Background: an optimization exercise with open tools, aiming at small area. Do not read the settings as production practice. The RTL was checked by simulation tests, not by an equivalence proof against the original design. Not every run is shown, and edits may drop behaviour that the tests do not exercise. Power figures rest on the tool's default switching activity, not on a simulated workload.

run_1/density.png
The bar under the picture is 50 um long. The die is cut into 22 by 22 equal tiles; dark purple is low, yellow is high, 0 to 100% covered.
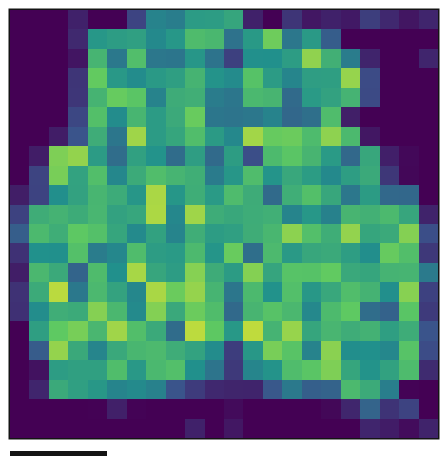
run_1/final_clocks.png
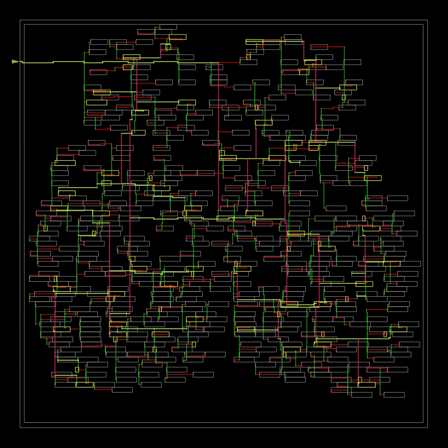
run_1/hierarchy.png
The bar under the picture is 50 um long. Other sequential cells in the stronger grey, the rest of the logic in the fainter grey.
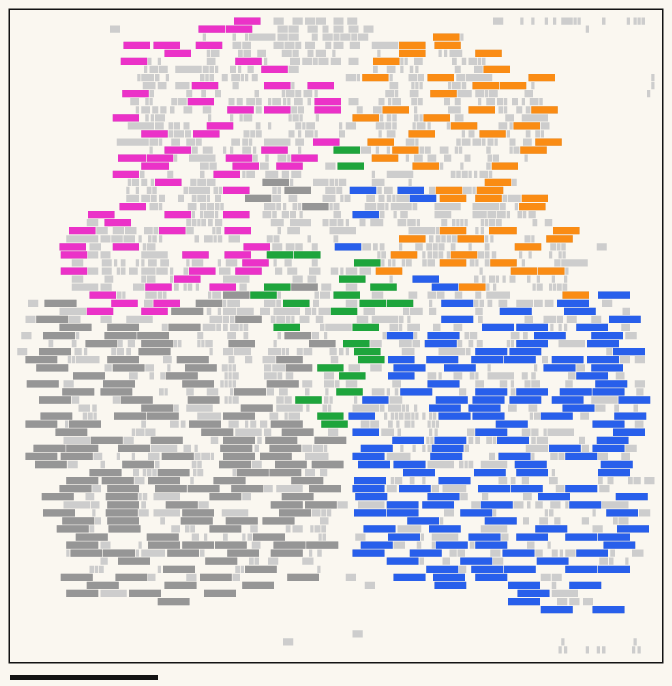
==> flow/run.sh <==
#!/bin/bash
# synth_recipe.tcl (not shown) runs the flow's synth.tcl, then flattens the netlist and writes it again
# the make line also repeats each setting of config.mk as NAME=value (left out here)
make -C /OpenROAD-flow-scripts/flow DESIGN_CONFIG=/design/flow/config.mk WORK_HOME=/design/flow/orfs CLKGATE_MAP_FILE= SYNTH_SCRIPT=/design/flow/synth_recipe.tcl finish
==> flow/config.mk <==
export PLATFORM = sky130hd
export DESIGN_NAME = uart_top
export DESIGN_NICKNAME = uart_top
export VERILOG_FILES = /design/flow/design.v
export SDC_FILE = /design/flow/constraint.sdc
export NUM_CORES = 4
export LEC_CHECK = 0
export CAP_MARGIN = 20
export CORE_MARGIN = 2
export CORE_UTILIZATION = 40
export SLEW_MARGIN = 20
==> flow/constraint.sdc <==
create_clock -name core_clock -period 10.0 [get_ports {pclk}]
set_input_delay 2.0000 -clock core_clock [delete_from_list [all_inputs] [get_ports {pclk}]]
set_output_delay 2.0000 -clock core_clock [all_outputs]
set_load 0.01 [all_outputs]
==> flow/design.v <==
`timescale 1ns/1ps
module uart_fifo #(
  parameter DATA_WIDTH = 8,  
  parameter DEPTH_BITS = 4  
) (
  input wire clk,
  input wire rstn,  
  input wire push,  
  input wire pop,   
  input wire [7:0] data_in,
  output wire [7:0] data_out,
  output wire full,
  output wire empty,
  output wire [4:0] count  
);
  reg [7:0] mem [0:15];  
  reg [3:0] write_pointer;  
  reg [3:0] read_pointer;   
  reg [4:0] current_count;  
  assign empty = (current_count == 5'd0);
  assign full = (current_count == 5'd16);
  assign data_out = mem[read_pointer];  
  assign count = current_count;
  always @(posedge clk or negedge rstn) begin
    if (!rstn) begin  
      write_pointer <= 4'd0;
      read_pointer <= 4'd0;
      current_count <= 5'd0;
    end else begin
      if (push && !full) begin
        mem[write_pointer] <= data_in;
        write_pointer <= write_pointer + 1;
        current_count <= current_count + 1;
      end
      if (pop && !empty) begin
        read_pointer <= read_pointer + 1;
        current_count <= current_count - 1;
      end
      if (push && !full && pop && !empty) begin
        current_count <= current_count;  
      end
    end
  end
endmodule
`timescale 1ns/1ps
module uart_transmitter #(
  parameter DATA_WIDTH = 8,
  parameter CLK_FREQ = 100_000_000,
  parameter BAUD_RATE = 115200
) (
  input wire clk,
  input wire rstn,
  input wire [7:0] data_in,
  input wire start,
  input wire parity_en,
  input wire two_stop_bits,
  input wire [1:0] word_length,
  output reg tx,
  output wire tx_busy,
  output wire baud_tick
);
  localparam IDLE        = 3'b000;
  localparam START_BIT   = 3'b001;
  localparam DATA_BITS   = 3'b010;
  localparam PARITY_BIT  = 3'b011;
  localparam STOP1_BIT   = 3'b100;
  localparam STOP2_BIT   = 3'b101;
  reg [2:0] tx_state;
  reg [7:0] tx_shift_reg;
  reg [2:0] bit_counter;
  reg parity_bit;
  reg [31:0] baud_rate_counter;
  reg [1:0] word_length_q;
  reg parity_en_q;
  reg two_stop_bits_q;
  localparam BAUD_PERIOD_CYCLES = (CLK_FREQ / BAUD_RATE);
  wire baud_done = (baud_rate_counter == BAUD_PERIOD_CYCLES - 1);
  assign baud_tick = baud_done;
  assign tx_busy = (tx_state != IDLE);
  wire [2:0] actual_data_bits;
  assign actual_data_bits = (word_length_q == 2'b00) ? 3'd4 :
                            (word_length_q == 2'b01) ? 3'd5 :
                            (word_length_q == 2'b10) ? 3'd6 :
                            3'd7;
  wire [7:0] data_for_parity;
  assign data_for_parity = (word_length == 2'b00) ? {3'b0, data_in[4:0]} :
                           (word_length == 2'b01) ? {2'b0, data_in[5:0]} :
                           (word_length == 2'b10) ? {1'b0, data_in[6:0]} :
                           data_in;
  always @(posedge clk or negedge rstn) begin
    if (!rstn) begin
      tx_state <= IDLE;
      tx <= 1'b1;
      baud_rate_counter <= 0;
      bit_counter <= 0;
      tx_shift_reg <= 0;
      parity_bit <= 1'b0;
      word_length_q <= 2'b00;
      parity_en_q <= 1'b0;
      two_stop_bits_q <= 1'b0;
    end else begin
      if (baud_done)
        baud_rate_counter <= 0;
      else
        baud_rate_counter <= baud_rate_counter + 1;
      case (tx_state)
        IDLE: begin
          tx <= 1'b1;
          if (start) begin
            tx_state <= START_BIT;
            tx_shift_reg <= data_in;
            parity_bit <= ^data_for_parity;
            word_length_q <= word_length;
            parity_en_q <= parity_en;
            two_stop_bits_q <= two_stop_bits;
            bit_counter <= 0;
            baud_rate_counter <= 0;
          end
        end
        START_BIT: begin
          tx <= 1'b0;
          if (baud_done)
            tx_state <= DATA_BITS;
        end
        DATA_BITS: begin
          tx <= tx_shift_reg[0];
          if (baud_done) begin
            tx_shift_reg <= tx_shift_reg >> 1;
            if (bit_counter == actual_data_bits) begin
              if (parity_en_q)
                tx_state <= PARITY_BIT;
              else
                tx_state <= STOP1_BIT;
            end else begin
              bit_counter <= bit_counter + 1;
            end
          end
        end
        PARITY_BIT: begin
          tx <= parity_bit;
          if (baud_done)
            tx_state <= STOP1_BIT;
        end
        STOP1_BIT: begin
          tx <= 1'b1;
          if (baud_done) begin
            if (two_stop_bits_q)
              tx_state <= STOP2_BIT;
            else
              tx_state <= IDLE;
          end
        end
        STOP2_BIT: begin
          tx <= 1'b1;
          if (baud_done)
            tx_state <= IDLE;
        end
        default: tx_state <= IDLE;
      endcase
    end
  end
endmodule
`timescale 1ns/1ps
module uart_receiver #(
  parameter DATA_WIDTH = 8,
  parameter CLK_FREQ = 100_000_000,
  parameter BAUD_RATE = 115200
) (
  input wire clk,
  input wire rstn,
  input wire rx,
  input wire parity_en,
  input wire two_stop_bits,
  input wire [1:0] word_length,
  output reg [7:0] data_out,
  output reg data_valid,
  output reg parity_error,
  output reg frame_error
);
  localparam IDLE        = 3'b000;
  localparam START_BIT   = 3'b001;
  localparam DATA_BITS   = 3'b010;
  localparam PARITY_BIT  = 3'b011;
  localparam STOP1_BIT   = 3'b100;
  localparam STOP2_BIT   = 3'b101;
  localparam VALID_STATE = 3'b110;
  reg [2:0] rx_state;
  reg [7:0] rx_shift_reg;
  reg [2:0] bit_counter;
  reg [31:0] baud_rate_counter;
  reg rx_sync;
  reg rx_prev;
  reg [1:0] word_length_q;
  reg parity_en_q;
  reg two_stop_bits_q;
  localparam BAUD_PERIOD_CYCLES = (CLK_FREQ / BAUD_RATE);
  localparam HALF_BAUD_PERIOD_CYCLES = BAUD_PERIOD_CYCLES / 2;
  wire baud_done = (baud_rate_counter == BAUD_PERIOD_CYCLES - 1);
  wire [2:0] actual_data_bits;
  assign actual_data_bits = (word_length_q == 2'b00) ? 3'd4 :
                            (word_length_q == 2'b01) ? 3'd5 :
                            (word_length_q == 2'b10) ? 3'd6 :
                            3'd7;
  always @(posedge clk or negedge rstn) begin
    if (!rstn) begin
      rx_sync <= 1'b1;
      rx_prev <= 1'b1;
    end else begin
      rx_sync <= rx;
      rx_prev <= rx_sync;
    end
  end
  wire [7:0] rx_aligned;
  assign rx_aligned = (word_length_q == 2'b00) ? {3'b0, rx_shift_reg[7:3]} :
                      (word_length_q == 2'b01) ? {2'b0, rx_shift_reg[7:2]} :
                      (word_length_q == 2'b10) ? {1'b0, rx_shift_reg[7:1]} :
                      rx_shift_reg;
  wire expected_parity = ^rx_aligned;
  always @(posedge clk or negedge rstn) begin
    if (!rstn) begin
      rx_state <= IDLE;
      data_valid <= 1'b0;
      parity_error <= 1'b0;
      frame_error <= 1'b0;
      baud_rate_counter <= 0;
      bit_counter <= 0;
      rx_shift_reg <= 0;
      data_out <= 0;
      word_length_q <= 2'b00;
      parity_en_q <= 1'b0;
      two_stop_bits_q <= 1'b0;
    end else begin
      data_valid <= 1'b0;
      parity_error <= 1'b0;
      frame_error <= 1'b0;
      if (baud_done)
        baud_rate_counter <= 0;
      else
        baud_rate_counter <= baud_rate_counter + 1;
      case (rx_state)
        IDLE: begin
          if (!rx_sync && rx_prev) begin
            rx_state <= START_BIT;
            baud_rate_counter <= 0;
            word_length_q <= word_length;
            parity_en_q <= parity_en;
            two_stop_bits_q <= two_stop_bits;
          end
        end
        START_BIT: begin
          if (baud_rate_counter == HALF_BAUD_PERIOD_CYCLES - 1) begin
            if (rx_sync == 1'b0) begin
              rx_state <= DATA_BITS;
              baud_rate_counter <= 0;
              bit_counter <= 0;
            end else begin
              rx_state <= IDLE;
              frame_error <= 1'b1;
            end
          end
        end
        DATA_BITS: begin
          if (baud_done) begin
            baud_rate_counter <= 0;
            rx_shift_reg <= {rx_sync, rx_shift_reg[7:1]};
            if (bit_counter == actual_data_bits) begin
              if (parity_en_q)
                rx_state <= PARITY_BIT;
              else
                rx_state <= STOP1_BIT;
            end else begin
              bit_counter <= bit_counter + 1;
            end
          end
        end
        PARITY_BIT: begin
          if (baud_done) begin
            baud_rate_counter <= 0;
            if (rx_sync != expected_parity)
              parity_error <= 1'b1;
            rx_state <= STOP1_BIT;
          end
        end
        STOP1_BIT: begin
          if (baud_done) begin
            baud_rate_counter <= 0;
            if (rx_sync == 1'b1) begin
              if (two_stop_bits_q)
                rx_state <= STOP2_BIT;
              else
                rx_state <= VALID_STATE;
            end else begin
              rx_state <= IDLE;
              frame_error <= 1'b1;
            end
          end
        end
        STOP2_BIT: begin
          if (baud_done) begin
            baud_rate_counter <= 0;
            if (rx_sync == 1'b1)
              rx_state <= VALID_STATE;
            else begin
              frame_error <= 1'b1;
              rx_state <= IDLE;
            end
          end
        end
        VALID_STATE: begin
          data_out <= rx_aligned;
          data_valid <= 1'b1;
          rx_state <= IDLE;
        end
        default: rx_state <= IDLE;
      endcase
    end
  end
endmodule
`timescale 1ns/1ps
module uart_registers #(
  parameter ADDR_WIDTH = 32,  
  parameter DATA_WIDTH = 32  
) (
  input wire clk,
  input wire rstn,  
  input wire [ADDR_WIDTH-1:0] paddr,
  input wire [DATA_WIDTH-1:0] pwdata,
  input wire pwrite,
  input wire psel,
  input wire penable,
  output reg [DATA_WIDTH-1:0] prdata,
  output reg pready,
  output reg pslverr,
  output wire [7:0] tx_data_to_fifo,  
  output wire tx_fifo_push_en,  
  input wire tx_fifo_full,  
  input wire tx_fifo_empty,  
  input wire [7:0] rx_fifo_data,  
  input wire rx_fifo_empty,  
  input wire rx_overrun,  
  output wire rx_fifo_pop_en,  
  input wire tx_busy_from_tx,  
  input wire rx_frame_error_from_rx,  
  input wire rx_parity_error_from_rx,  
  output wire parity_en_out,
  output wire two_stop_bits_out,
  output wire [1:0] word_length_out,
  output reg irq
);
  reg [7:0] lcr;  
  reg [2:0] ier;  
  reg lsr_overrun_error;
  reg lsr_parity_error;
  reg lsr_frame_error;
  wire lsr_data_ready = !rx_fifo_empty;
  wire lsr_thr_empty = tx_fifo_empty;
  wire lsr_tx_empty = tx_fifo_empty && !tx_busy_from_tx;
  wire [7:0] lsr = {
    1'b0,               
    lsr_tx_empty,       
    lsr_thr_empty,      
    lsr_frame_error,    
    lsr_parity_error,   
    lsr_overrun_error,  
    1'b0,               
    lsr_data_ready      
  };
  assign word_length_out = lcr[1:0];  
  assign parity_en_out = lcr[2];      
  assign two_stop_bits_out = lcr[3];  
  wire access = psel && penable && !pready;
  wire wr = access && pwrite;
  wire rd = access && !pwrite;
  assign tx_data_to_fifo = pwdata[7:0];
  assign tx_fifo_push_en = wr && (paddr == 32'h00) && !tx_fifo_full;
  assign rx_fifo_pop_en = rd && (paddr == 32'h00);
  always @(posedge clk or negedge rstn) begin
    if (!rstn) begin
      pready <= 1'b0;
      pslverr <= 1'b0;
      prdata <= 'b0;
      lcr <= 'b0;  
      ier <= 'b0;
      lsr_overrun_error <= 1'b0;
      lsr_parity_error <= 1'b0;
      lsr_frame_error <= 1'b0;
      irq <= 1'b0;
    end else begin
      pready <= access;
      pslverr <= 1'b0;
      if (wr) begin
        case (paddr)
          32'h00: begin  
            if (tx_fifo_full)
              pslverr <= 1'b1;  
          end
          32'h04: ier <= pwdata[2:0];  
          32'h0C: lcr <= pwdata[7:0];  
          default: pslverr <= 1'b1;  
        endcase
      end
      else if (rd) begin
        case (paddr)
          32'h00: prdata <= rx_fifo_empty ? 32'b0 : {24'b0, rx_fifo_data};  
          32'h04: prdata <= {29'b0, ier};
          32'h0C: prdata <= {24'b0, lcr};  
          32'h14: begin  
            prdata <= {24'b0, lsr};
            lsr_overrun_error <= 1'b0;
            lsr_parity_error <= 1'b0;
            lsr_frame_error <= 1'b0;
          end
          default: pslverr <= 1'b1;  
        endcase
      end
      if (rx_overrun) lsr_overrun_error <= 1'b1;
      if (rx_frame_error_from_rx) lsr_frame_error <= 1'b1;
      if (rx_parity_error_from_rx) lsr_parity_error <= 1'b1;
      irq <= (ier[0] && lsr_data_ready) ||
             (ier[1] && lsr_thr_empty) ||
             (ier[2] && (lsr_overrun_error || lsr_parity_error || lsr_frame_error));
    end
  end
endmodule
`timescale 1ns/1ps
module uart_top #(
  parameter TOP_DATA_WIDTH = 8,  
  parameter TOP_FIFO_DEPTH_BITS = 4,  
  parameter TOP_CLK_FREQ = 100_000_000,  
  parameter TOP_BAUD_RATE = 115200  
) (
  input wire pclk,
  input wire presetn,  
  input wire [31:0] paddr,
  input wire [31:0] pwdata,
  input wire pwrite,
  input wire penable,
  input wire psel,
  output wire [31:0] prdata,
  output wire pready,
  output wire pslverr,
  input wire rx_input,  
  output wire tx_output,  
  output wire irq,
  output wire baud_o  
);
  wire [7:0] tx_data_to_registers;  
  wire tx_fifo_push_en_from_registers;  
  wire [7:0] rx_fifo_data_to_registers;  
  wire rx_fifo_pop_en_from_registers;  
  wire parity_en_from_lcr;        
  wire two_stop_bits_from_lcr;    
  wire [1:0] word_length_from_lcr;  
  wire [TOP_DATA_WIDTH-1:0] tx_fifo_data_out;  
  wire tx_fifo_full;  
  wire tx_fifo_empty;  
  wire [TOP_DATA_WIDTH-1:0] rx_fifo_data_in;  
  wire rx_fifo_full;  
  wire rx_fifo_empty;  
  wire tx_start_to_tx_module;  
  wire tx_busy_from_tx_module;  
  wire rx_data_valid_from_rx_module;  
  wire rx_frame_error_from_rx_module;  
  wire rx_parity_error_from_rx_module;  
  wire tx_fifo_write_en;  
  wire tx_fifo_read_en;   
  wire rx_fifo_write_en;  
  wire rx_fifo_read_en;   
  wire rx_overrun;  
  wire baud_tick_from_tx;  
  uart_registers #(
    .ADDR_WIDTH(32),
    .DATA_WIDTH(32)
  ) uart_registers_inst (
    .clk(pclk),
    .rstn(presetn),
    .paddr(paddr),
    .pwdata(pwdata),
    .pwrite(pwrite),
    .psel(psel),
    .penable(penable),
    .prdata(prdata),
    .pready(pready),
    .pslverr(pslverr),
    .tx_data_to_fifo(tx_data_to_registers),  
    .tx_fifo_push_en(tx_fifo_push_en_from_registers),  
    .tx_fifo_full(tx_fifo_full),  
    .tx_fifo_empty(tx_fifo_empty),  
    .rx_fifo_data(rx_fifo_data_to_registers),  
    .rx_fifo_empty(rx_fifo_empty),  
    .rx_overrun(rx_overrun),  
    .rx_fifo_pop_en(rx_fifo_pop_en_from_registers),  
    .tx_busy_from_tx(tx_busy_from_tx_module),  
    .rx_frame_error_from_rx(rx_frame_error_from_rx_module),  
    .rx_parity_error_from_rx(rx_parity_error_from_rx_module),  
    .parity_en_out(parity_en_from_lcr),
    .two_stop_bits_out(two_stop_bits_from_lcr),
    .word_length_out(word_length_from_lcr),
    .irq(irq)
  );
  uart_fifo #(
    .DATA_WIDTH(TOP_DATA_WIDTH),  
    .DEPTH_BITS(TOP_FIFO_DEPTH_BITS)  
  ) tx_fifo_inst (
    .clk(pclk),
    .rstn(presetn),
    .push(tx_fifo_write_en),  
    .pop(tx_fifo_read_en),    
    .data_in(tx_data_to_registers),  
    .data_out(tx_fifo_data_out),  
    .full(tx_fifo_full),
    .empty(tx_fifo_empty),
    .count()  
  );
  uart_fifo #(
    .DATA_WIDTH(TOP_DATA_WIDTH),  
    .DEPTH_BITS(TOP_FIFO_DEPTH_BITS)  
  ) rx_fifo_inst (
    .clk(pclk),
    .rstn(presetn),
    .push(rx_fifo_write_en),  
    .pop(rx_fifo_read_en),    
    .data_in(rx_fifo_data_in),  
    .data_out(rx_fifo_data_to_registers),  
    .full(rx_fifo_full),
    .empty(rx_fifo_empty),
    .count()  
  );
  uart_transmitter #(
    .DATA_WIDTH(TOP_DATA_WIDTH),  
    .CLK_FREQ(TOP_CLK_FREQ),      
    .BAUD_RATE(TOP_BAUD_RATE)     
  ) uart_tx_inst (
    .clk(pclk),
    .rstn(presetn),
    .data_in(tx_fifo_data_out),  
    .start(tx_start_to_tx_module),  
    .parity_en(parity_en_from_lcr),
    .two_stop_bits(two_stop_bits_from_lcr),
    .word_length(word_length_from_lcr),
    .tx(tx_output),  
    .tx_busy(tx_busy_from_tx_module),  
    .baud_tick(baud_tick_from_tx)  
  );
  uart_receiver #(
    .DATA_WIDTH(TOP_DATA_WIDTH),  
    .CLK_FREQ(TOP_CLK_FREQ),      
    .BAUD_RATE(TOP_BAUD_RATE)     
  ) uart_rx_inst (
    .clk(pclk),
    .rstn(presetn),
    .rx(rx_input),  
    .parity_en(parity_en_from_lcr),
    .two_stop_bits(two_stop_bits_from_lcr),
    .word_length(word_length_from_lcr),
    .data_out(rx_fifo_data_in),  
    .data_valid(rx_data_valid_from_rx_module),  
    .parity_error(rx_parity_error_from_rx_module),  
    .frame_error(rx_frame_error_from_rx_module)  
  );
  assign tx_fifo_write_en = tx_fifo_push_en_from_registers && !tx_fifo_full;
  assign tx_start_to_tx_module = !tx_busy_from_tx_module && !tx_fifo_empty;
  assign tx_fifo_read_en = tx_start_to_tx_module;
  assign rx_fifo_write_en = rx_data_valid_from_rx_module && !rx_fifo_full;
  assign rx_overrun = rx_data_valid_from_rx_module && rx_fifo_full;
  assign rx_fifo_read_en = rx_fifo_pop_en_from_registers && !rx_fifo_empty;
  assign baud_o = baud_tick_from_tx;
endmodule
==> metrics.cfg, run 1 <==
[status]
outcome=finished clean

[sta]
final_min_period_over_clock_period=0.513
timing.hold.ws_ns=0.447
hold_viol_final=0
finalSetupViolations=0
final_critical_path_setup_slack_ns=4.87
min_period_ns=5.13
slew_headroom=0.232
grt_setup_unrepaired=no
fmax_mhz=195

[clocking]
cts_setup_buffers=0
cts_resized=0
clock_tree_from_tritoncts=yes
postCtsHoldBufs=0
clk_pin_slew_ns=0.06
clock_path_buffers=3
cts-root-buf=clkbuf_16
htreeDepth=2

[detailed_routing]
routed.top_layer=met5
detail_route.wl_per_cell_um=19.5
wl_met1_um=19400
viasPerCell=5.42
drt-initial-drc-count=1027
via_count=11865
routed-wl-met2_um=20200
wl_met3_um=2000
post-route-drc-count=0

[synth]
synth-compound-area-share=0.0941
post_synth_main_area_contributors=edfxtp_1 41%, dfrtp_1 22%, nor2_1 2.9%, nand2_1 2.7%, xnor2_1 2.4%
synth_area_per_cell_sq_um=12.5
main_combinational_cell_family_by_area_after_synthesis=simple AND/OR/NAND/NOR gates
summed_instance_area_of_the_synthesized_netlist_sq_um=18700
synthXorXnorAreaFrac=0.0457
yosys.cell_count.top_type=edfxtp_1
synthArstFlopShare=0.393
synth.yosys.seq_area_share=0.635
syn_inst=1495
synth.mux.area_fraction=0.0494
post_synth_num_cell_types=82
ys_ff_latch=422
synthFlopType=edfxtp_1
synth_common_cells=256 x edfxtp_1, 163 x dfrtp_1, 143 x nor2_1, 134 x nand2_1

[cells_and_area]
area_taken_by_multi_input_logic_gates_sq_um=6320
final.fill_count=4178
stdcell_count=2189
final_layout_size_suffix_gt1_frac=0.0904
layout_commonest_cell=edfxtp_1
n_all_inverters=38
top_regs=rx_fifo_inst.mem: 128 flops, tx_fifo_inst.mem: 128 flops
seq_share=0.558
final_cell_area_sq_um=21200
ff_latch_area_sq_um=11800
largest_cell_class=sequential cells
multi_input_area_share=0.298
non_clock_buffer_area_share=0.0339

[critical_path]
worstReg2RegStart=tx_fifo_inst.read_pointer[3]
rrSetupSlack_ns=6.57
crit_top_cell=nand4_1
critPathTopFamily=simple AND/OR/NAND/NOR gates
critPathRequiredTime_ns=10.20
rr_endpoint=uart_tx_inst.parity_bit
setup.worst_path.end=tx_fifo_inst.mem[7][0]
timing.critical_path.slowest_cell_delay_ns=0.90
list_of_cells_traversed_by_the_critical_path=clkdlybuf4s50_1 > nor4_1 > nand4_1 > nor3_1 > nand4_1 > or3_1 > nor2_1
worst-path-stages=7
worstSetupStartpoint=paddr[1]
timing.critical_path.to_type=flip-flop
slowest_stage=nor2_1
critical_path_class=in -> reg
timing.critical_path.fanout_max=8
cell_depth_of_the_worst_flop_to_flop_path=9
cp_data_arrival_time_ns=5.33

[power_and_ir_drop]
swShare=0.233
share_seq_of_total_power=0.508
p_sw_mw=0.880
power-top-group=sequential cells
internal-power_mw=2.90
power.share.clock=0.433
pwr_density_cell_nw_per_um2=178
seq-power_mw=1.92
finalPower_mw=3.78
share_of_total_power_in_combinational_logic=0.058
max-vdd-ir-drop_mv=0.120
combinationalPower_mw=0.221

[placement]
dpl_worst_slack_ns=4.31
gp_routability_congestion=0.778
dp.final_hpwl_um=27000
placed_area_sq_um=19800
port-buffer-count=58
dp.cells=2105

[grt]
number_of_antenna_violations_at_the_first_check_in_global_routing=1
grt.total_usage=0.180
grt_start_max_net_pins=73
gr-usage-met2=0.287
grt_pass1_vias=11659
grt_first_pass_wirelength_um=67500
grtUsageMet1=0.251
global_route.peak_usage_layer=met2
grt-ovfl-total=0

[job]
max_cap_violations=0

[hold_path]
timing.hold.worst.class=reg -> reg
min_delay_path_depth=1
hold_end=uart_registers_inst.lsr_parity_error
worstHoldStart=uart_rx_inst.parity_error

[die]
chipHeight_um=220
core.rowCount=79
well_tap_count=607
pin_count=107
placeableCoreArea_sq_um=46300

Back to the opening pictures, density.png:
nearly empty tiles	18%
densest ninth of the die	centre
fullest tile	90%
mean over tiles	42%
tiles over 75% full	9.1%

Back to the opening pictures, final_clocks.png:
number of buffers added by the clock tree synthesis step: 46
FFs & Latches: 422
Post-Route Skew: 0.0239 ns
Clock Power: 1.64 mW
TritonCTS Sinks: 422

Back to the opening pictures, hierarchy.png:
colour	scope	flops
magenta	uart_rx_inst	63
green	uart_registers_inst	25
blue	tx_fifo_inst	141
orange	uart_tx_inst	52
not coloured	141
area of the die: 48400 sq um
final core utilization: 0.459

run_1/registers.png
Other sequential cells in the stronger grey, the rest of the logic in the fainter grey.
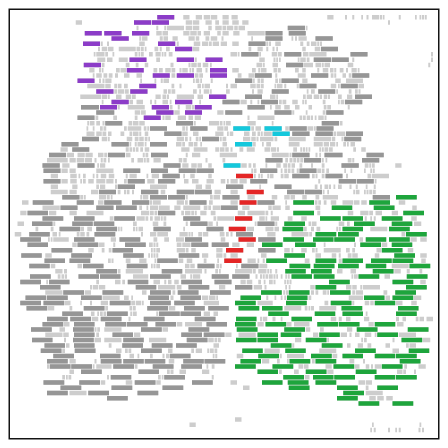

--- run 2 (changed files replaced; the others as in run 1) ---
==> flow/design.v <==
`timescale 1ns/1ps
module uart_fifo #(
  parameter DEPTH_BITS = 4
) (
  input wire clk,
  input wire rstn,
  input wire push,
  input wire pop,
  input wire [7:0] data_in,
  output wire [7:0] data_out,
  output wire full,
  output wire empty
);
  localparam DEPTH = 1 << DEPTH_BITS;
  reg [7:0] mem [0:DEPTH-1];
  reg [DEPTH_BITS:0] head;
  assign empty = head[DEPTH_BITS];
  assign full = (head == DEPTH - 1);
  assign data_out = mem[head[DEPTH_BITS-1:0]];
  always @(posedge clk or negedge rstn) begin
    if (!rstn)
      head <= {(DEPTH_BITS+1){1'b1}};
    else if (push && !pop)
      head <= head + 1'b1;
    else if (pop && !push)
      head <= head - 1'b1;
  end
  integer i;
  always @(posedge clk) begin
    if (push) begin
      mem[0] <= data_in;
      for (i = 1; i < DEPTH; i = i + 1)
        mem[i] <= mem[i-1];
    end
  end
endmodule
`timescale 1ns/1ps
module uart_transmitter #(
  parameter CLK_FREQ = 100_000_000,
  parameter BAUD_RATE = 115200
) (
  input wire clk,
  input wire rstn,
  input wire [7:0] data_in,
  input wire fifo_empty,
  input wire parity_en,
  input wire two_stop_bits,
  input wire [1:0] word_length,
  output reg tx,
  output wire tx_busy,
  output wire start,
  output wire baud_tick
);
  localparam IDLE        = 3'd0;
  localparam START_BIT   = 3'd1;
  localparam DATA_BITS   = 3'd2;
  localparam PARITY_BIT  = 3'd3;
  localparam STOP1_BIT   = 3'd4;
  localparam STOP2_BIT   = 3'd5;
  localparam BAUD_PERIOD_CYCLES = (CLK_FREQ / BAUD_RATE);
  localparam CW = ((BAUD_PERIOD_CYCLES <= 2) ? 1 : (BAUD_PERIOD_CYCLES <= 4) ? 2 : (BAUD_PERIOD_CYCLES <= 8) ? 3 :
                     (BAUD_PERIOD_CYCLES <= 16) ? 4 : (BAUD_PERIOD_CYCLES <= 32) ? 5 : (BAUD_PERIOD_CYCLES <= 64) ? 6 :
                     (BAUD_PERIOD_CYCLES <= 128) ? 7 : (BAUD_PERIOD_CYCLES <= 256) ? 8 : (BAUD_PERIOD_CYCLES <= 512) ? 9 :
                     (BAUD_PERIOD_CYCLES <= 1024) ? 10 : (BAUD_PERIOD_CYCLES <= 2048) ? 11 : (BAUD_PERIOD_CYCLES <= 4096) ? 12 :
                     (BAUD_PERIOD_CYCLES <= 8192) ? 13 : (BAUD_PERIOD_CYCLES <= 16384) ? 14 : (BAUD_PERIOD_CYCLES <= 32768) ? 15 : 16);
  reg [2:0] tx_state;
  reg [CW-1:0] baud_cnt;
  reg [7:0] shift_reg;
  reg [2:0] bits_left;
  reg parity;
  reg parity_en_q;
  reg two_stop_bits_q;
  wire baud_done = (baud_cnt == BAUD_PERIOD_CYCLES - 1);
  assign baud_tick = baud_done;
  assign tx_busy = (tx_state != IDLE);
  assign start = !tx_busy && !fifo_empty;
  always @(posedge clk or negedge rstn) begin
    if (!rstn) begin
      tx_state <= IDLE;
      tx <= 1'b1;
      baud_cnt <= 0;
    end else begin
      if (baud_done || start)
        baud_cnt <= 0;
      else
        baud_cnt <= baud_cnt + 1'b1;
      case (tx_state)
        IDLE: begin
          tx <= 1'b1;
          if (start)
            tx_state <= START_BIT;
        end
        START_BIT: begin
          tx <= 1'b0;
          if (baud_done)
            tx_state <= DATA_BITS;
        end
        DATA_BITS: begin
          tx <= shift_reg[0];
          if (baud_done && bits_left == 3'd0)
            tx_state <= parity_en_q ? PARITY_BIT : STOP1_BIT;
        end
        PARITY_BIT: begin
          tx <= parity;
          if (baud_done)
            tx_state <= STOP1_BIT;
        end
        STOP1_BIT: begin
          tx <= 1'b1;
          if (baud_done)
            tx_state <= two_stop_bits_q ? STOP2_BIT : IDLE;
        end
        default: begin
          tx <= 1'b1;
          if (baud_done)
            tx_state <= IDLE;
        end
      endcase
    end
  end
  always @(posedge clk) begin
    if (start) begin
      shift_reg <= data_in;
      bits_left <= {1'b1, word_length};
      parity <= 1'b0;
      parity_en_q <= parity_en;
      two_stop_bits_q <= two_stop_bits;
    end else if (tx_state == DATA_BITS && baud_done) begin
      shift_reg <= shift_reg >> 1;
      bits_left <= bits_left - 1'b1;
      parity <= parity ^ shift_reg[0];
    end
  end
endmodule
`timescale 1ns/1ps
module uart_receiver #(
  parameter CLK_FREQ = 100_000_000,
  parameter BAUD_RATE = 115200
) (
  input wire clk,
  input wire rstn,
  input wire rx,
  input wire parity_en,
  input wire two_stop_bits,
  input wire [1:0] word_length,
  output wire [7:0] data_out,
  output reg data_valid,
  output reg parity_error,
  output reg frame_error
);
  localparam IDLE        = 3'd0;
  localparam START_BIT   = 3'd1;
  localparam DATA_BITS   = 3'd2;
  localparam PARITY_BIT  = 3'd3;
  localparam STOP1_BIT   = 3'd4;
  localparam STOP2_BIT   = 3'd5;
  localparam VALID_STATE = 3'd6;
  localparam BAUD_PERIOD_CYCLES = (CLK_FREQ / BAUD_RATE);
  localparam HALF_BAUD_PERIOD_CYCLES = BAUD_PERIOD_CYCLES / 2;
  localparam CW = ((BAUD_PERIOD_CYCLES <= 2) ? 1 : (BAUD_PERIOD_CYCLES <= 4) ? 2 : (BAUD_PERIOD_CYCLES <= 8) ? 3 :
                     (BAUD_PERIOD_CYCLES <= 16) ? 4 : (BAUD_PERIOD_CYCLES <= 32) ? 5 : (BAUD_PERIOD_CYCLES <= 64) ? 6 :
                     (BAUD_PERIOD_CYCLES <= 128) ? 7 : (BAUD_PERIOD_CYCLES <= 256) ? 8 : (BAUD_PERIOD_CYCLES <= 512) ? 9 :
                     (BAUD_PERIOD_CYCLES <= 1024) ? 10 : (BAUD_PERIOD_CYCLES <= 2048) ? 11 : (BAUD_PERIOD_CYCLES <= 4096) ? 12 :
                     (BAUD_PERIOD_CYCLES <= 8192) ? 13 : (BAUD_PERIOD_CYCLES <= 16384) ? 14 : (BAUD_PERIOD_CYCLES <= 32768) ? 15 : 16);
  reg [2:0] rx_state;
  reg rx_sync;
  reg rx_prev;
  reg [CW-1:0] baud_cnt;
  reg [7:0] shift_reg;
  reg [2:0] bits_left;
  reg parity;
  reg [1:0] word_length_q;
  reg parity_en_q;
  reg two_stop_bits_q;
  wire baud_done = (baud_cnt == BAUD_PERIOD_CYCLES - 1);
  wire half_done = (baud_cnt == HALF_BAUD_PERIOD_CYCLES - 1);
  wire start_edge = (rx_state == IDLE) && !rx_sync && rx_prev;
  wire sample = baud_done && (rx_state == DATA_BITS);
  assign data_out = {shift_reg[7] & (word_length_q == 2'd3),
                     shift_reg[6] & word_length_q[1],
                     shift_reg[5] & (word_length_q != 2'd0),
                     shift_reg[4:0]};
  always @(posedge clk or negedge rstn) begin
    if (!rstn) begin
      rx_sync <= 1'b1;
      rx_prev <= 1'b1;
    end else begin
      rx_sync <= rx;
      rx_prev <= rx_sync;
    end
  end
  always @(posedge clk) begin
    if (rx_state == IDLE || baud_done || (rx_state == START_BIT && half_done))
      baud_cnt <= 0;
    else
      baud_cnt <= baud_cnt + 1'b1;
    if (start_edge) begin
      word_length_q <= word_length;
      parity_en_q <= parity_en;
      two_stop_bits_q <= two_stop_bits;
      bits_left <= {1'b1, word_length};
      parity <= 1'b0;
    end else if (sample) begin
      bits_left <= bits_left - 1'b1;
      parity <= parity ^ rx_sync;
    end
    if (sample) begin
      shift_reg[7] <= rx_sync;
      shift_reg[6] <= (word_length_q == 2'd2) ? rx_sync : shift_reg[7];
      shift_reg[5] <= (word_length_q == 2'd1) ? rx_sync : shift_reg[6];
      shift_reg[4] <= (word_length_q == 2'd0) ? rx_sync : shift_reg[5];
      shift_reg[3:0] <= shift_reg[4:1];
    end
  end
  always @(posedge clk or negedge rstn) begin
    if (!rstn) begin
      rx_state <= IDLE;
      data_valid <= 1'b0;
      parity_error <= 1'b0;
      frame_error <= 1'b0;
    end else begin
      data_valid <= 1'b0;
      parity_error <= 1'b0;
      frame_error <= 1'b0;
      case (rx_state)
        IDLE: begin
          if (start_edge)
            rx_state <= START_BIT;
        end
        START_BIT: begin
          if (half_done) begin
            if (!rx_sync)
              rx_state <= DATA_BITS;
            else begin
              rx_state <= IDLE;
              frame_error <= 1'b1;
            end
          end
        end
        DATA_BITS: begin
          if (baud_done && bits_left == 3'd0)
            rx_state <= parity_en_q ? PARITY_BIT : STOP1_BIT;
        end
        PARITY_BIT: begin
          if (baud_done) begin
            parity_error <= rx_sync ^ parity;
            rx_state <= STOP1_BIT;
          end
        end
        STOP1_BIT: begin
          if (baud_done) begin
            if (rx_sync)
              rx_state <= two_stop_bits_q ? STOP2_BIT : VALID_STATE;
            else begin
              rx_state <= IDLE;
              frame_error <= 1'b1;
            end
          end
        end
        STOP2_BIT: begin
          if (baud_done) begin
            if (rx_sync)
              rx_state <= VALID_STATE;
            else begin
              rx_state <= IDLE;
              frame_error <= 1'b1;
            end
          end
        end
        default: begin
          data_valid <= 1'b1;
          rx_state <= IDLE;
        end
      endcase
    end
  end
endmodule
`timescale 1ns/1ps
module uart_registers (
  input wire clk,
  input wire rstn,
  input wire [31:0] paddr,
  input wire [7:0] pwdata,
  input wire pwrite,
  input wire psel,
  input wire penable,
  output reg [7:0] prdata,
  output reg pready,
  output reg pslverr,
  output wire tx_push,
  input wire tx_fifo_full,
  input wire tx_fifo_empty,
  input wire [7:0] rx_fifo_data,
  input wire rx_fifo_empty,
  input wire rx_overrun,
  output wire rx_pop,
  input wire tx_busy,
  input wire rx_frame_error,
  input wire rx_parity_error,
  output wire parity_en_out,
  output wire two_stop_bits_out,
  output wire [1:0] word_length_out,
  output reg irq
);
  reg [7:0] lcr;
  reg [2:0] ier;
  reg lsr_overrun_error;
  reg lsr_parity_error;
  reg lsr_frame_error;
  wire [7:0] lsr = {1'b0, tx_fifo_empty && !tx_busy, tx_fifo_empty,
                    lsr_frame_error, lsr_parity_error, lsr_overrun_error,
                    1'b0, !rx_fifo_empty};
  assign word_length_out = lcr[1:0];
  assign parity_en_out = lcr[2];
  assign two_stop_bits_out = lcr[3];
  wire access = psel && penable && !pready;
  wire wr = access && pwrite;
  wire rd = access && !pwrite;
  wire hi_zero = (paddr[31:5] == 27'd0) && (paddr[1:0] == 2'd0);
  wire a_00 = hi_zero && (paddr[4:2] == 3'd0);
  wire a_04 = hi_zero && (paddr[4:2] == 3'd1);
  wire a_0c = hi_zero && (paddr[4:2] == 3'd3);
  wire a_14 = hi_zero && (paddr[4:2] == 3'd5);
  assign tx_push = wr && a_00 && !tx_fifo_full;
  assign rx_pop = rd && a_00 && !rx_fifo_empty;
  always @(posedge clk or negedge rstn) begin
    if (!rstn) begin
      pready <= 1'b0;
      pslverr <= 1'b0;
      prdata <= 8'b0;
      lcr <= 8'b0;
      ier <= 3'b0;
      lsr_overrun_error <= 1'b0;
      lsr_parity_error <= 1'b0;
      lsr_frame_error <= 1'b0;
      irq <= 1'b0;
    end else begin
      pready <= access;
      pslverr <= (wr && ((a_00 && tx_fifo_full) || !(a_00 || a_04 || a_0c))) ||
                 (rd && !(a_00 || a_04 || a_0c || a_14));
      if (wr && a_04) ier <= pwdata[2:0];
      if (wr && a_0c) lcr <= pwdata;
      if (rd) begin
        if (a_00) prdata <= rx_fifo_empty ? 8'b0 : rx_fifo_data;
        if (a_04) prdata <= {5'b0, ier};
        if (a_0c) prdata <= lcr;
        if (a_14) prdata <= lsr;
      end
      if (rd && a_14) begin
        lsr_overrun_error <= 1'b0;
        lsr_parity_error <= 1'b0;
        lsr_frame_error <= 1'b0;
      end
      if (rx_overrun) lsr_overrun_error <= 1'b1;
      if (rx_frame_error) lsr_frame_error <= 1'b1;
      if (rx_parity_error) lsr_parity_error <= 1'b1;
      irq <= (ier[0] && !rx_fifo_empty) ||
             (ier[1] && tx_fifo_empty) ||
             (ier[2] && (lsr_overrun_error || lsr_parity_error || lsr_frame_error));
    end
  end
endmodule
`timescale 1ns/1ps
module uart_top #(
  parameter TOP_DATA_WIDTH = 8,
  parameter TOP_FIFO_DEPTH_BITS = 4,
  parameter TOP_CLK_FREQ = 100_000_000,
  parameter TOP_BAUD_RATE = 115200
) (
  input wire pclk,
  input wire presetn,
  input wire [31:0] paddr,
  input wire [31:0] pwdata,
  input wire pwrite,
  input wire penable,
  input wire psel,
  output wire [31:0] prdata,
  output wire pready,
  output wire pslverr,
  input wire rx_input,
  output wire tx_output,
  output wire irq,
  output wire baud_o
);
  wire [7:0] prdata_lo;
  wire tx_push, rx_pop;
  wire parity_en, two_stop_bits;
  wire [1:0] word_length;
  wire [7:0] tx_head;
  wire tx_full, tx_empty;
  wire [7:0] rx_head;
  wire rx_full, rx_empty;
  wire tx_busy, tx_start;
  wire [7:0] rx_word;
  wire rx_valid, rx_parity_error, rx_frame_error;
  wire rx_push = rx_valid && !rx_full;
  wire rx_overrun = rx_valid && rx_full;
  assign prdata = {24'b0, prdata_lo};
  uart_registers uart_registers_inst (
    .clk(pclk),
    .rstn(presetn),
    .paddr(paddr),
    .pwdata(pwdata[7:0]),
    .pwrite(pwrite),
    .psel(psel),
    .penable(penable),
    .prdata(prdata_lo),
    .pready(pready),
    .pslverr(pslverr),
    .tx_push(tx_push),
    .tx_fifo_full(tx_full),
    .tx_fifo_empty(tx_empty),
    .rx_fifo_data(rx_head),
    .rx_fifo_empty(rx_empty),
    .rx_overrun(rx_overrun),
    .rx_pop(rx_pop),
    .tx_busy(tx_busy),
    .rx_frame_error(rx_frame_error),
    .rx_parity_error(rx_parity_error),
    .parity_en_out(parity_en),
    .two_stop_bits_out(two_stop_bits),
    .word_length_out(word_length),
    .irq(irq)
  );
  uart_fifo #(.DEPTH_BITS(TOP_FIFO_DEPTH_BITS)) tx_fifo_inst (
    .clk(pclk),
    .rstn(presetn),
    .push(tx_push),
    .pop(tx_start),
    .data_in(pwdata[7:0]),
    .data_out(tx_head),
    .full(tx_full),
    .empty(tx_empty)
  );
  uart_fifo #(.DEPTH_BITS(TOP_FIFO_DEPTH_BITS)) rx_fifo_inst (
    .clk(pclk),
    .rstn(presetn),
    .push(rx_push),
    .pop(rx_pop),
    .data_in(rx_word),
    .data_out(rx_head),
    .full(rx_full),
    .empty(rx_empty)
  );
  uart_transmitter #(
    .CLK_FREQ(TOP_CLK_FREQ),
    .BAUD_RATE(TOP_BAUD_RATE)
  ) uart_tx_inst (
    .clk(pclk),
    .rstn(presetn),
    .data_in(tx_head),
    .fifo_empty(tx_empty),
    .parity_en(parity_en),
    .two_stop_bits(two_stop_bits),
    .word_length(word_length),
    .tx(tx_output),
    .tx_busy(tx_busy),
    .start(tx_start),
    .baud_tick(baud_o)
  );
  uart_receiver #(
    .CLK_FREQ(TOP_CLK_FREQ),
    .BAUD_RATE(TOP_BAUD_RATE)
  ) uart_rx_inst (
    .clk(pclk),
    .rstn(presetn),
    .rx(rx_input),
    .parity_en(parity_en),
    .two_stop_bits(two_stop_bits),
    .word_length(word_length),
    .data_out(rx_word),
    .data_valid(rx_valid),
    .parity_error(rx_parity_error),
    .frame_error(rx_frame_error)
  );
endmodule
==> flow/config.mk <==
export PLATFORM = sky130hd
export DESIGN_NAME = uart_top
export DESIGN_NICKNAME = uart_top
export VERILOG_FILES = /design/flow/design.v
export SDC_FILE = /design/flow/constraint.sdc
export NUM_CORES = 4
export LEC_CHECK = 0
export CAP_MARGIN = 20
export CORE_MARGIN = 2
export CORE_UTILIZATION = 40
export CTS_BUF_LIST = sky130_fd_sc_hd__clkbuf_4
export SLEW_MARGIN = 20
run_2/registers.png
Other sequential cells in the stronger grey, the rest of the logic in the fainter grey.
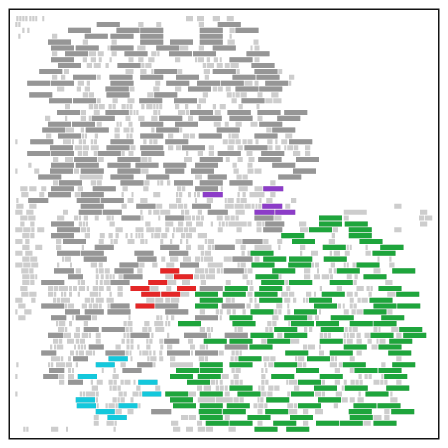
colour	netlist name	flops
red	uart_registers_inst.lcr	8
green	tx_fifo_inst.mem	128
cyan	uart_tx_inst.baud_cnt	10
purple	rx_fifo_inst.head	5
not coloured	202
power consumed by sequential cells: 1.61 mW
fraction of standard cell area that is sequential: 0.587

run_2/zoom.png
The bar under the picture is 10 um long. Window x 37 to 62, y 136 to 161 um. Cells in grey, sequential cells in the stronger grey; small squares are vias.
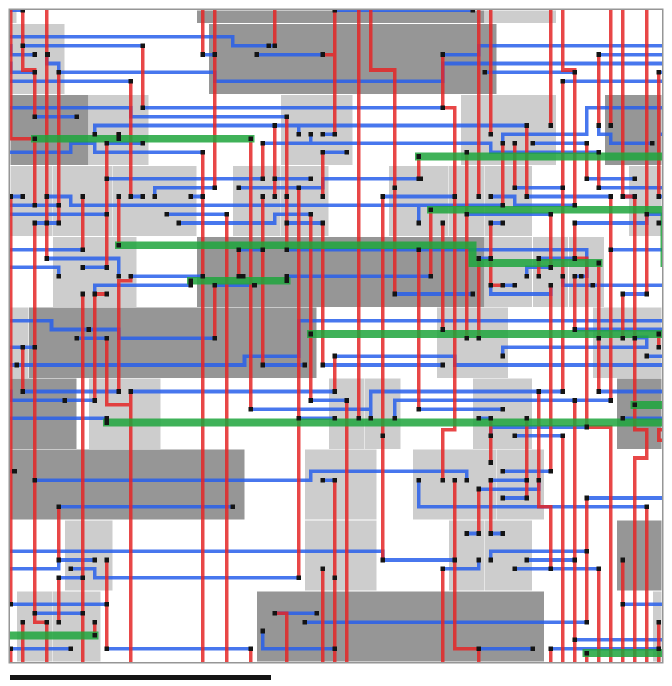
colour	layer
blue	met1
green	met3
red	met2
sequential cells in the window	5
cells with their middle in the window	38
most frequent	nand2_1 (5), nand3_1 (5), edfxtp_1 (5)
netlist names of flops here include	rx_fifo_inst.mem (5)

run_2/density.png
The bar under the picture is 50 um long. The die is cut into 20 by 20 equal tiles; dark purple is low, yellow is high, 0 to 100% covered.
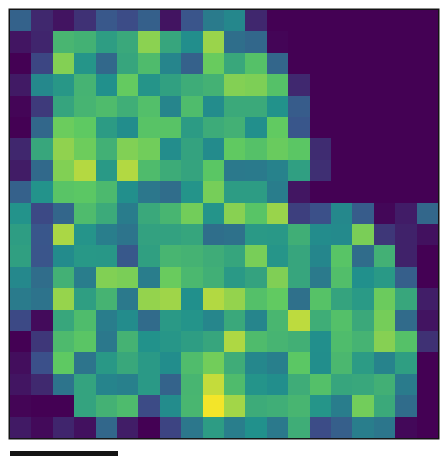
final core utilization: 0.463
initial standard-cell utilization of the core: 0.404
core box area: 37500 sq um

==> metrics.cfg, run 2 <==
[critical_path]
setup.worst_path.end=tx_fifo_inst.head[4]
critPathTopFamily=simple AND/OR/NAND/NOR gates
rr_endpoint=rx_fifo_inst.head[4]
timing.critical_path.slowest_cell_delay_ns=0.71
worstReg2RegStart=rx_fifo_inst.head[1]
worstSetupStartpoint=paddr[11]
worst-path-stages=15
timing.critical_path.fanout_max=62
list_of_cells_traversed_by_the_critical_path=clkdlybuf4s50_1 > nor4_1 > nand4_1 > nor2_1 > nand2_1 > nor4b_4 > buf_4 > ha_1 > inv_1 > fa_1 > a21o_1 > a21oi_1 > xnor2_1 > nor2_1 > xor2_1
critical_path_class=in -> reg
timing.critical_path.to_type=flip-flop
critPathRequiredTime_ns=10.69
rrSetupSlack_ns=6.01
cp_data_arrival_time_ns=6.49

[placement]
gp_routability_congestion=0.807
port-buffer-count=58
dp.final_hpwl_um=21000
placed_area_sq_um=16100

[synth]
post_synth_main_area_contributors=edfxtp_1 56%, dfrtp_1 7.3%, mux2_2 2.4%, dfstp_2 2.3%, dfxtp_1 1.9%
synthXorXnorAreaFrac=0.0168
synth.yosys.seq_area_share=0.674
post_synth_num_cell_types=77
synthArstFlopShare=0.161
synth_common_cells=282 x edfxtp_1, 72 x nor2_1, 63 x nand2_1, 54 x a21oi_1, 45 x o21ai_0
synth_area_per_cell_sq_um=13.4
ys_ff_latch=353
syn_inst=1126
synth-compound-area-share=0.113

[power_and_ir_drop]
p_sw_mw=0.676
swShare=0.224
share_of_total_power_in_combinational_logic=0.029
share_seq_of_total_power=0.532
pg_clk_mw=1.33
finalPower_mw=3.02
power.share.clock=0.439
internal-power_mw=2.35
max-vdd-ir-drop_mv=0.0819

[clocking]
clock_tree_from_tritoncts=yes
clock_path_buffers=3
postCtsHoldBufs=0
numCtsBuffers=93
cts_sinks=353
htreeDepth=3
cts_setup_buffers=0

[hold_path]
worstHoldStart=tx_fifo_inst.mem[1][3]
min_delay_path_depth=0

[grt]
gr-usage-met2=0.253
number_of_antenna_violations_at_the_first_check_in_global_routing=3
grt-ovfl-total=0
grt.total_usage=0.173
grt_start_max_net_pins=89

[sta]
min_period_ns=5.81
fmax_mhz=172
grt_setup_unrepaired=no
hold_viol_final=0
final_critical_path_setup_slack_ns=4.19
timing.hold.ws_ns=0.426
final_min_period_over_clock_period=0.581

[die]
core.rowCount=71
well_tap_count=511
design.die.area_sq_um=39400
pin_count=107
chipHeight_um=198

[cells_and_area]
flops_and_latches=353
ff_latch_area_sq_um=10200
stdcell_count=1814
non_clock_buffer_area_share=0.0382
final_cell_area_sq_um=17300
final.fill_count=3461
largest_cell_class=sequential cells
final_layout_size_suffix_gt1_frac=0.169

[detailed_routing]
routed-wl-met2_um=15100
wl_met3_um=2380
post-route-drc-count=0
viasPerCell=5.36
routed.top_layer=met4
drt-initial-drc-count=915
detail_route.wl_per_cell_um=18.6
via_count=9732

[status]
outcome=finished clean

[job]
max_cap_violations=0

run_2/final_placement.png
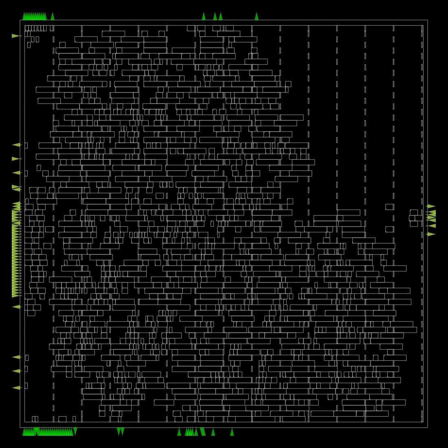

==> run 2 -> run 3 <==
--- a/flow/config.mk
+++ b/flow/config.mk
@@ -8,5 +8,4 @@
 export CAP_MARGIN = 20
 export CORE_MARGIN = 2
 export CORE_UTILIZATION = 40
-export CTS_BUF_LIST = sky130_fd_sc_hd__clkbuf_4
 export SLEW_MARGIN = 20
run_3/final_placement.png
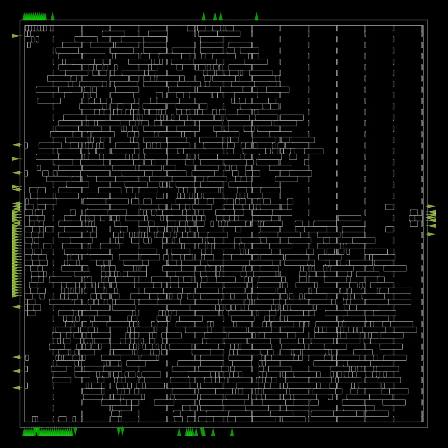
Layout Cells excl Fill: 1714
fraction of standard cell area that is sequential: 0.589
FFs & Latches: 353
number of fill cells: 3391
final core utilization: 0.461

run_3/zoom.png
The bar under the picture is 10 um long. Window x 37 to 62, y 136 to 161 um. Cells in grey, sequential cells in the stronger grey; small squares are vias.
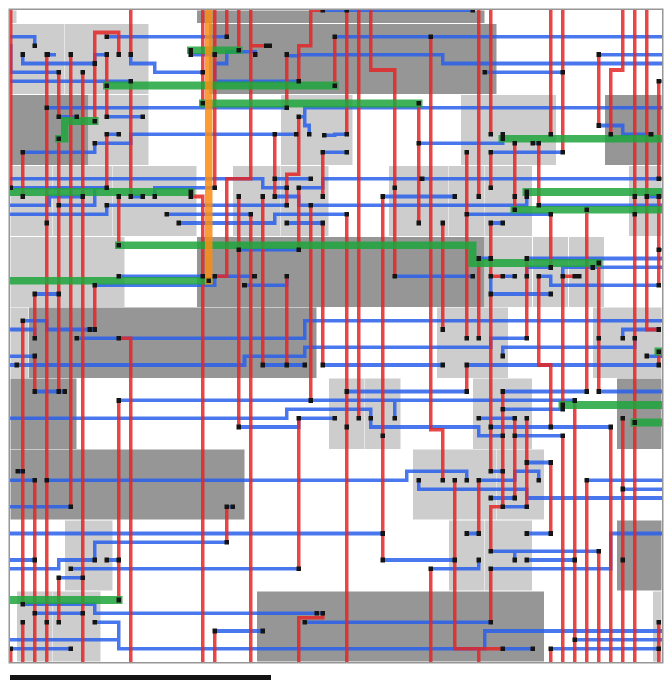

run_3/final_clocks.png
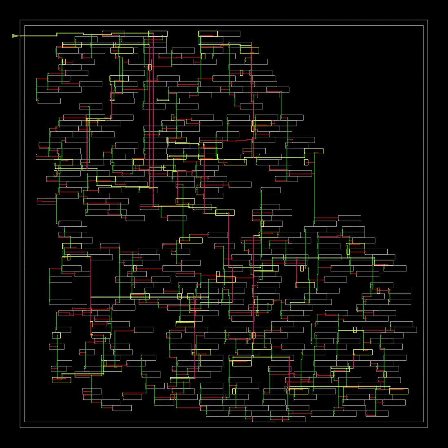
number of buffers added by the clock tree synthesis step: 39
TritonCTS Sinks: 353

==> metrics.cfg, run 3 <==
[synth]
yosys_warnings=5
post_synth_num_cell_types=77
syn_inst=1126
arithmetic_cell_share_of_the_synthesized_area_counting_full_adders_half_adders_and_majority_gates=0.0157
post_synth_main_area_contributors=edfxtp_1 56%, dfrtp_1 7.3%, mux2_2 2.4%, dfstp_2 2.3%, dfxtp_1 1.9%
yosys.cell_count.top_type=edfxtp_1
synth_common_cells=282 x edfxtp_1, 72 x nor2_1, 63 x nand2_1, 54 x a21oi_1, 45 x o21ai_0
synth_simple_gate_area_frac=0.101
synth-edff-count=282
synthXorXnorAreaFrac=0.0168
synth-compound-area-share=0.113
synth_area_per_cell_sq_um=13.4
synth_top_area_share=0.560
main_combinational_cell_family_by_area_after_synthesis=compound AO/OA/AOI/OAI gates
summed_instance_area_of_the_synthesized_netlist_sq_um=15100
synthArstFlopShare=0.161
synthFlopType=edfxtp_1
synth.mux.area_fraction=0.0409
synth.yosys.seq_area_share=0.674
synth_largest_area_cell=edfxtp_1
ys_ff_latch=353

[detailed_routing]
drt_pre_antenna_iters=5
drt-initial-drc-count=849
via_count=9307
post-route-drc-count=0
routed.top_layer=met4
wl_met1_um=15700
viasPerCell=5.43
detail_route.wl_per_cell_um=19.2
wl_met3_um=1820
routed-wl-met2_um=14700
wirelength_um=32900
detail-route-antenna-nets=0

[cells_and_area]
multi_input_area_share=0.257
layout.clock.cell_area_share=0.0704
multi_input_gates=673
non_clock_buffer_area_share=0.0383
ff_latch_area_sq_um=10200
layout.non_clock_buffers=69
top_regs=rx_fifo_inst.mem: 128 flops, tx_fifo_inst.mem: 128 flops
n_all_inverters=36
final_net_count=1259
layout.clock_buffers=55
area_taken_by_multi_input_logic_gates_sq_um=4450
final_cell_area_sq_um=17300
largest_cell_class=sequential cells
final_layout_size_suffix_gt1_frac=0.0998
syn_to_final_growth_pct=14.3
antenna-diode-count=0
layout_commonest_cell=edfxtp_1
layout_common_cells=282 x edfxtp_1, 72 x nor2_1, 63 x nand2_1, 57 x clkdlybuf4s50_1, 54 x a21oi_1

[critical_path]
crit_top_cell=nor2_1
worst-path-stages=15
worstSetupStartpoint=paddr[11]
rrSetupSlack_ns=5.97
rr_endpoint=rx_fifo_inst.head[4]
setup.worst_path.end=tx_fifo_inst.head[4]
critical_path_class=in -> reg
list_of_cells_traversed_by_the_critical_path=clkdlybuf4s50_1 > nor4_1 > nand4_1 > nor2_1 > nand2_1 > nor4b_4 > buf_4 > ha_1 > inv_1 > fa_1 > a21o_1 > a21oi_1 > xnor2_1 > nor2_1 > xor2_1
worstReg2RegStart=rx_fifo_inst.head[1]
cell_depth_of_the_worst_flop_to_flop_path=12
timing.critical_path.to_type=flip-flop
cp_data_arrival_time_ns=6.47
critPathRequiredTime_ns=10.46
cp-start-kind=input pin
timing.critical_path.fanout_max=62
timing.critical_path.slowest_cell_delay_ns=0.72
critPathTopFamily=simple AND/OR/NAND/NOR gates
crit_buf_inv=3
slowest_stage=nor2_1

[clocking]
clk_pin_slew_ns=0.06
clock_path_buffers=3
htreeDepth=2
clock_latency_ns=0.53
postCtsHoldBufs=0
cts_setup_buffers=0
clock_tree_from_tritoncts=yes
cts-root-buf=clkbuf_16
cts_resized=0

[die]
core.rowCount=71
placeableCoreArea_sq_um=37500
pin_count=107
initial_utilization=0.404
design.die.area_sq_um=39400
chipHeight_um=198
well_tap_count=511
die_w_um=198

[power_and_ir_drop]
finalPower_mw=3.07
pg_clk_mw=1.37
share_of_total_power_in_combinational_logic=0.029
power-top-group=sequential cells
p_sw_mw=0.647
pwr_density_cell_nw_per_um2=177
share_seq_of_total_power=0.525
max-vdd-ir-drop_mv=0.101
swShare=0.211
internal-power_mw=2.42
combinationalPower_mw=0.0878
seq-power_mw=1.61
cellLeakagePower_nw=6.09
power.share.clock=0.446

[hold_path]
min_delay_path_depth=1
timing.hold.worst.class=reg -> reg
hold_end=uart_registers_inst.lsr_parity_error
worstHoldStart=uart_rx_inst.parity_error

[status]
outcome=finished clean

[grt]
grt_pass1_vias=9072
groute.layer.met3.usage=0.0275
grt_first_pass_wirelength_um=51200
global_route.peak_usage_layer=met1
grt_start_max_net_pins=89
grt-ovfl-total=0
grtUsageMet1=0.251
gr-usage-met2=0.250
number_of_antenna_violations_at_the_first_check_in_global_routing=1
grt.total_usage=0.167

[sta]
worst_margin_pin_slew_ns=0.977
final_critical_path_setup_slack_ns=3.99
fmax_mhz=166
post_route_skew_ns=0.0183
grt_setup_unrepaired=no
finalSetupViolations=0
final.setup.tns_ns=0
slew_headroom=0.346
slew_violations=0
min_period_ns=6.01
final_min_period_over_clock_period=0.601
hold_viol_final=0
timing.hold.ws_ns=0.427

[job]
max_cap_violations=0

[placement]
port-buffer-count=58
dpl_worst_slack_ns=3.42
dp.final_hpwl_um=21000
dp.cells=1642
placed_area_sq_um=16100
gp_routability_congestion=0.807

static timing again, ports no longer ideal:
No port has a modelled driver above. Below, the same layouts with a new extraction and two added sets of constraints.
Step 1 sets driving cells, clkbuf_16 on the clock port and buf_2 on the other inputs (assumed; they add their load-dependent delay and slew).
Step 2 moves the port delays by t, midway between the first and last clock arrival at a register: inputs arrive t later, outputs are due t later. That takes back most of the time a late clock gives input paths.
Three values: no drivers, after step 1, after step 2; two values: the first two.
run | t, ns | setup slack, ns | worst setup path after step 2 | clock arrival spread, ns | worst data-port slew with drivers (ns)
run 1 | 0.629 | 4.869 / 4.896 / 4.267 | input to register | 0.026 / 0.025 | 0.09
run 2 | 0.827 | 4.194 / 4.197 / 3.370 | input to register | 0.048 / 0.048 | 0.08
run 3 | 0.579 | 3.990 / 3.997 / 3.417 | input to register | 0.021 / 0.021 | 0.08
After both steps every run listed still meets setup and hold. The setup slack of run 2, which loses most, moves by +0.003 ns with the drivers and by -0.824 ns with both steps.
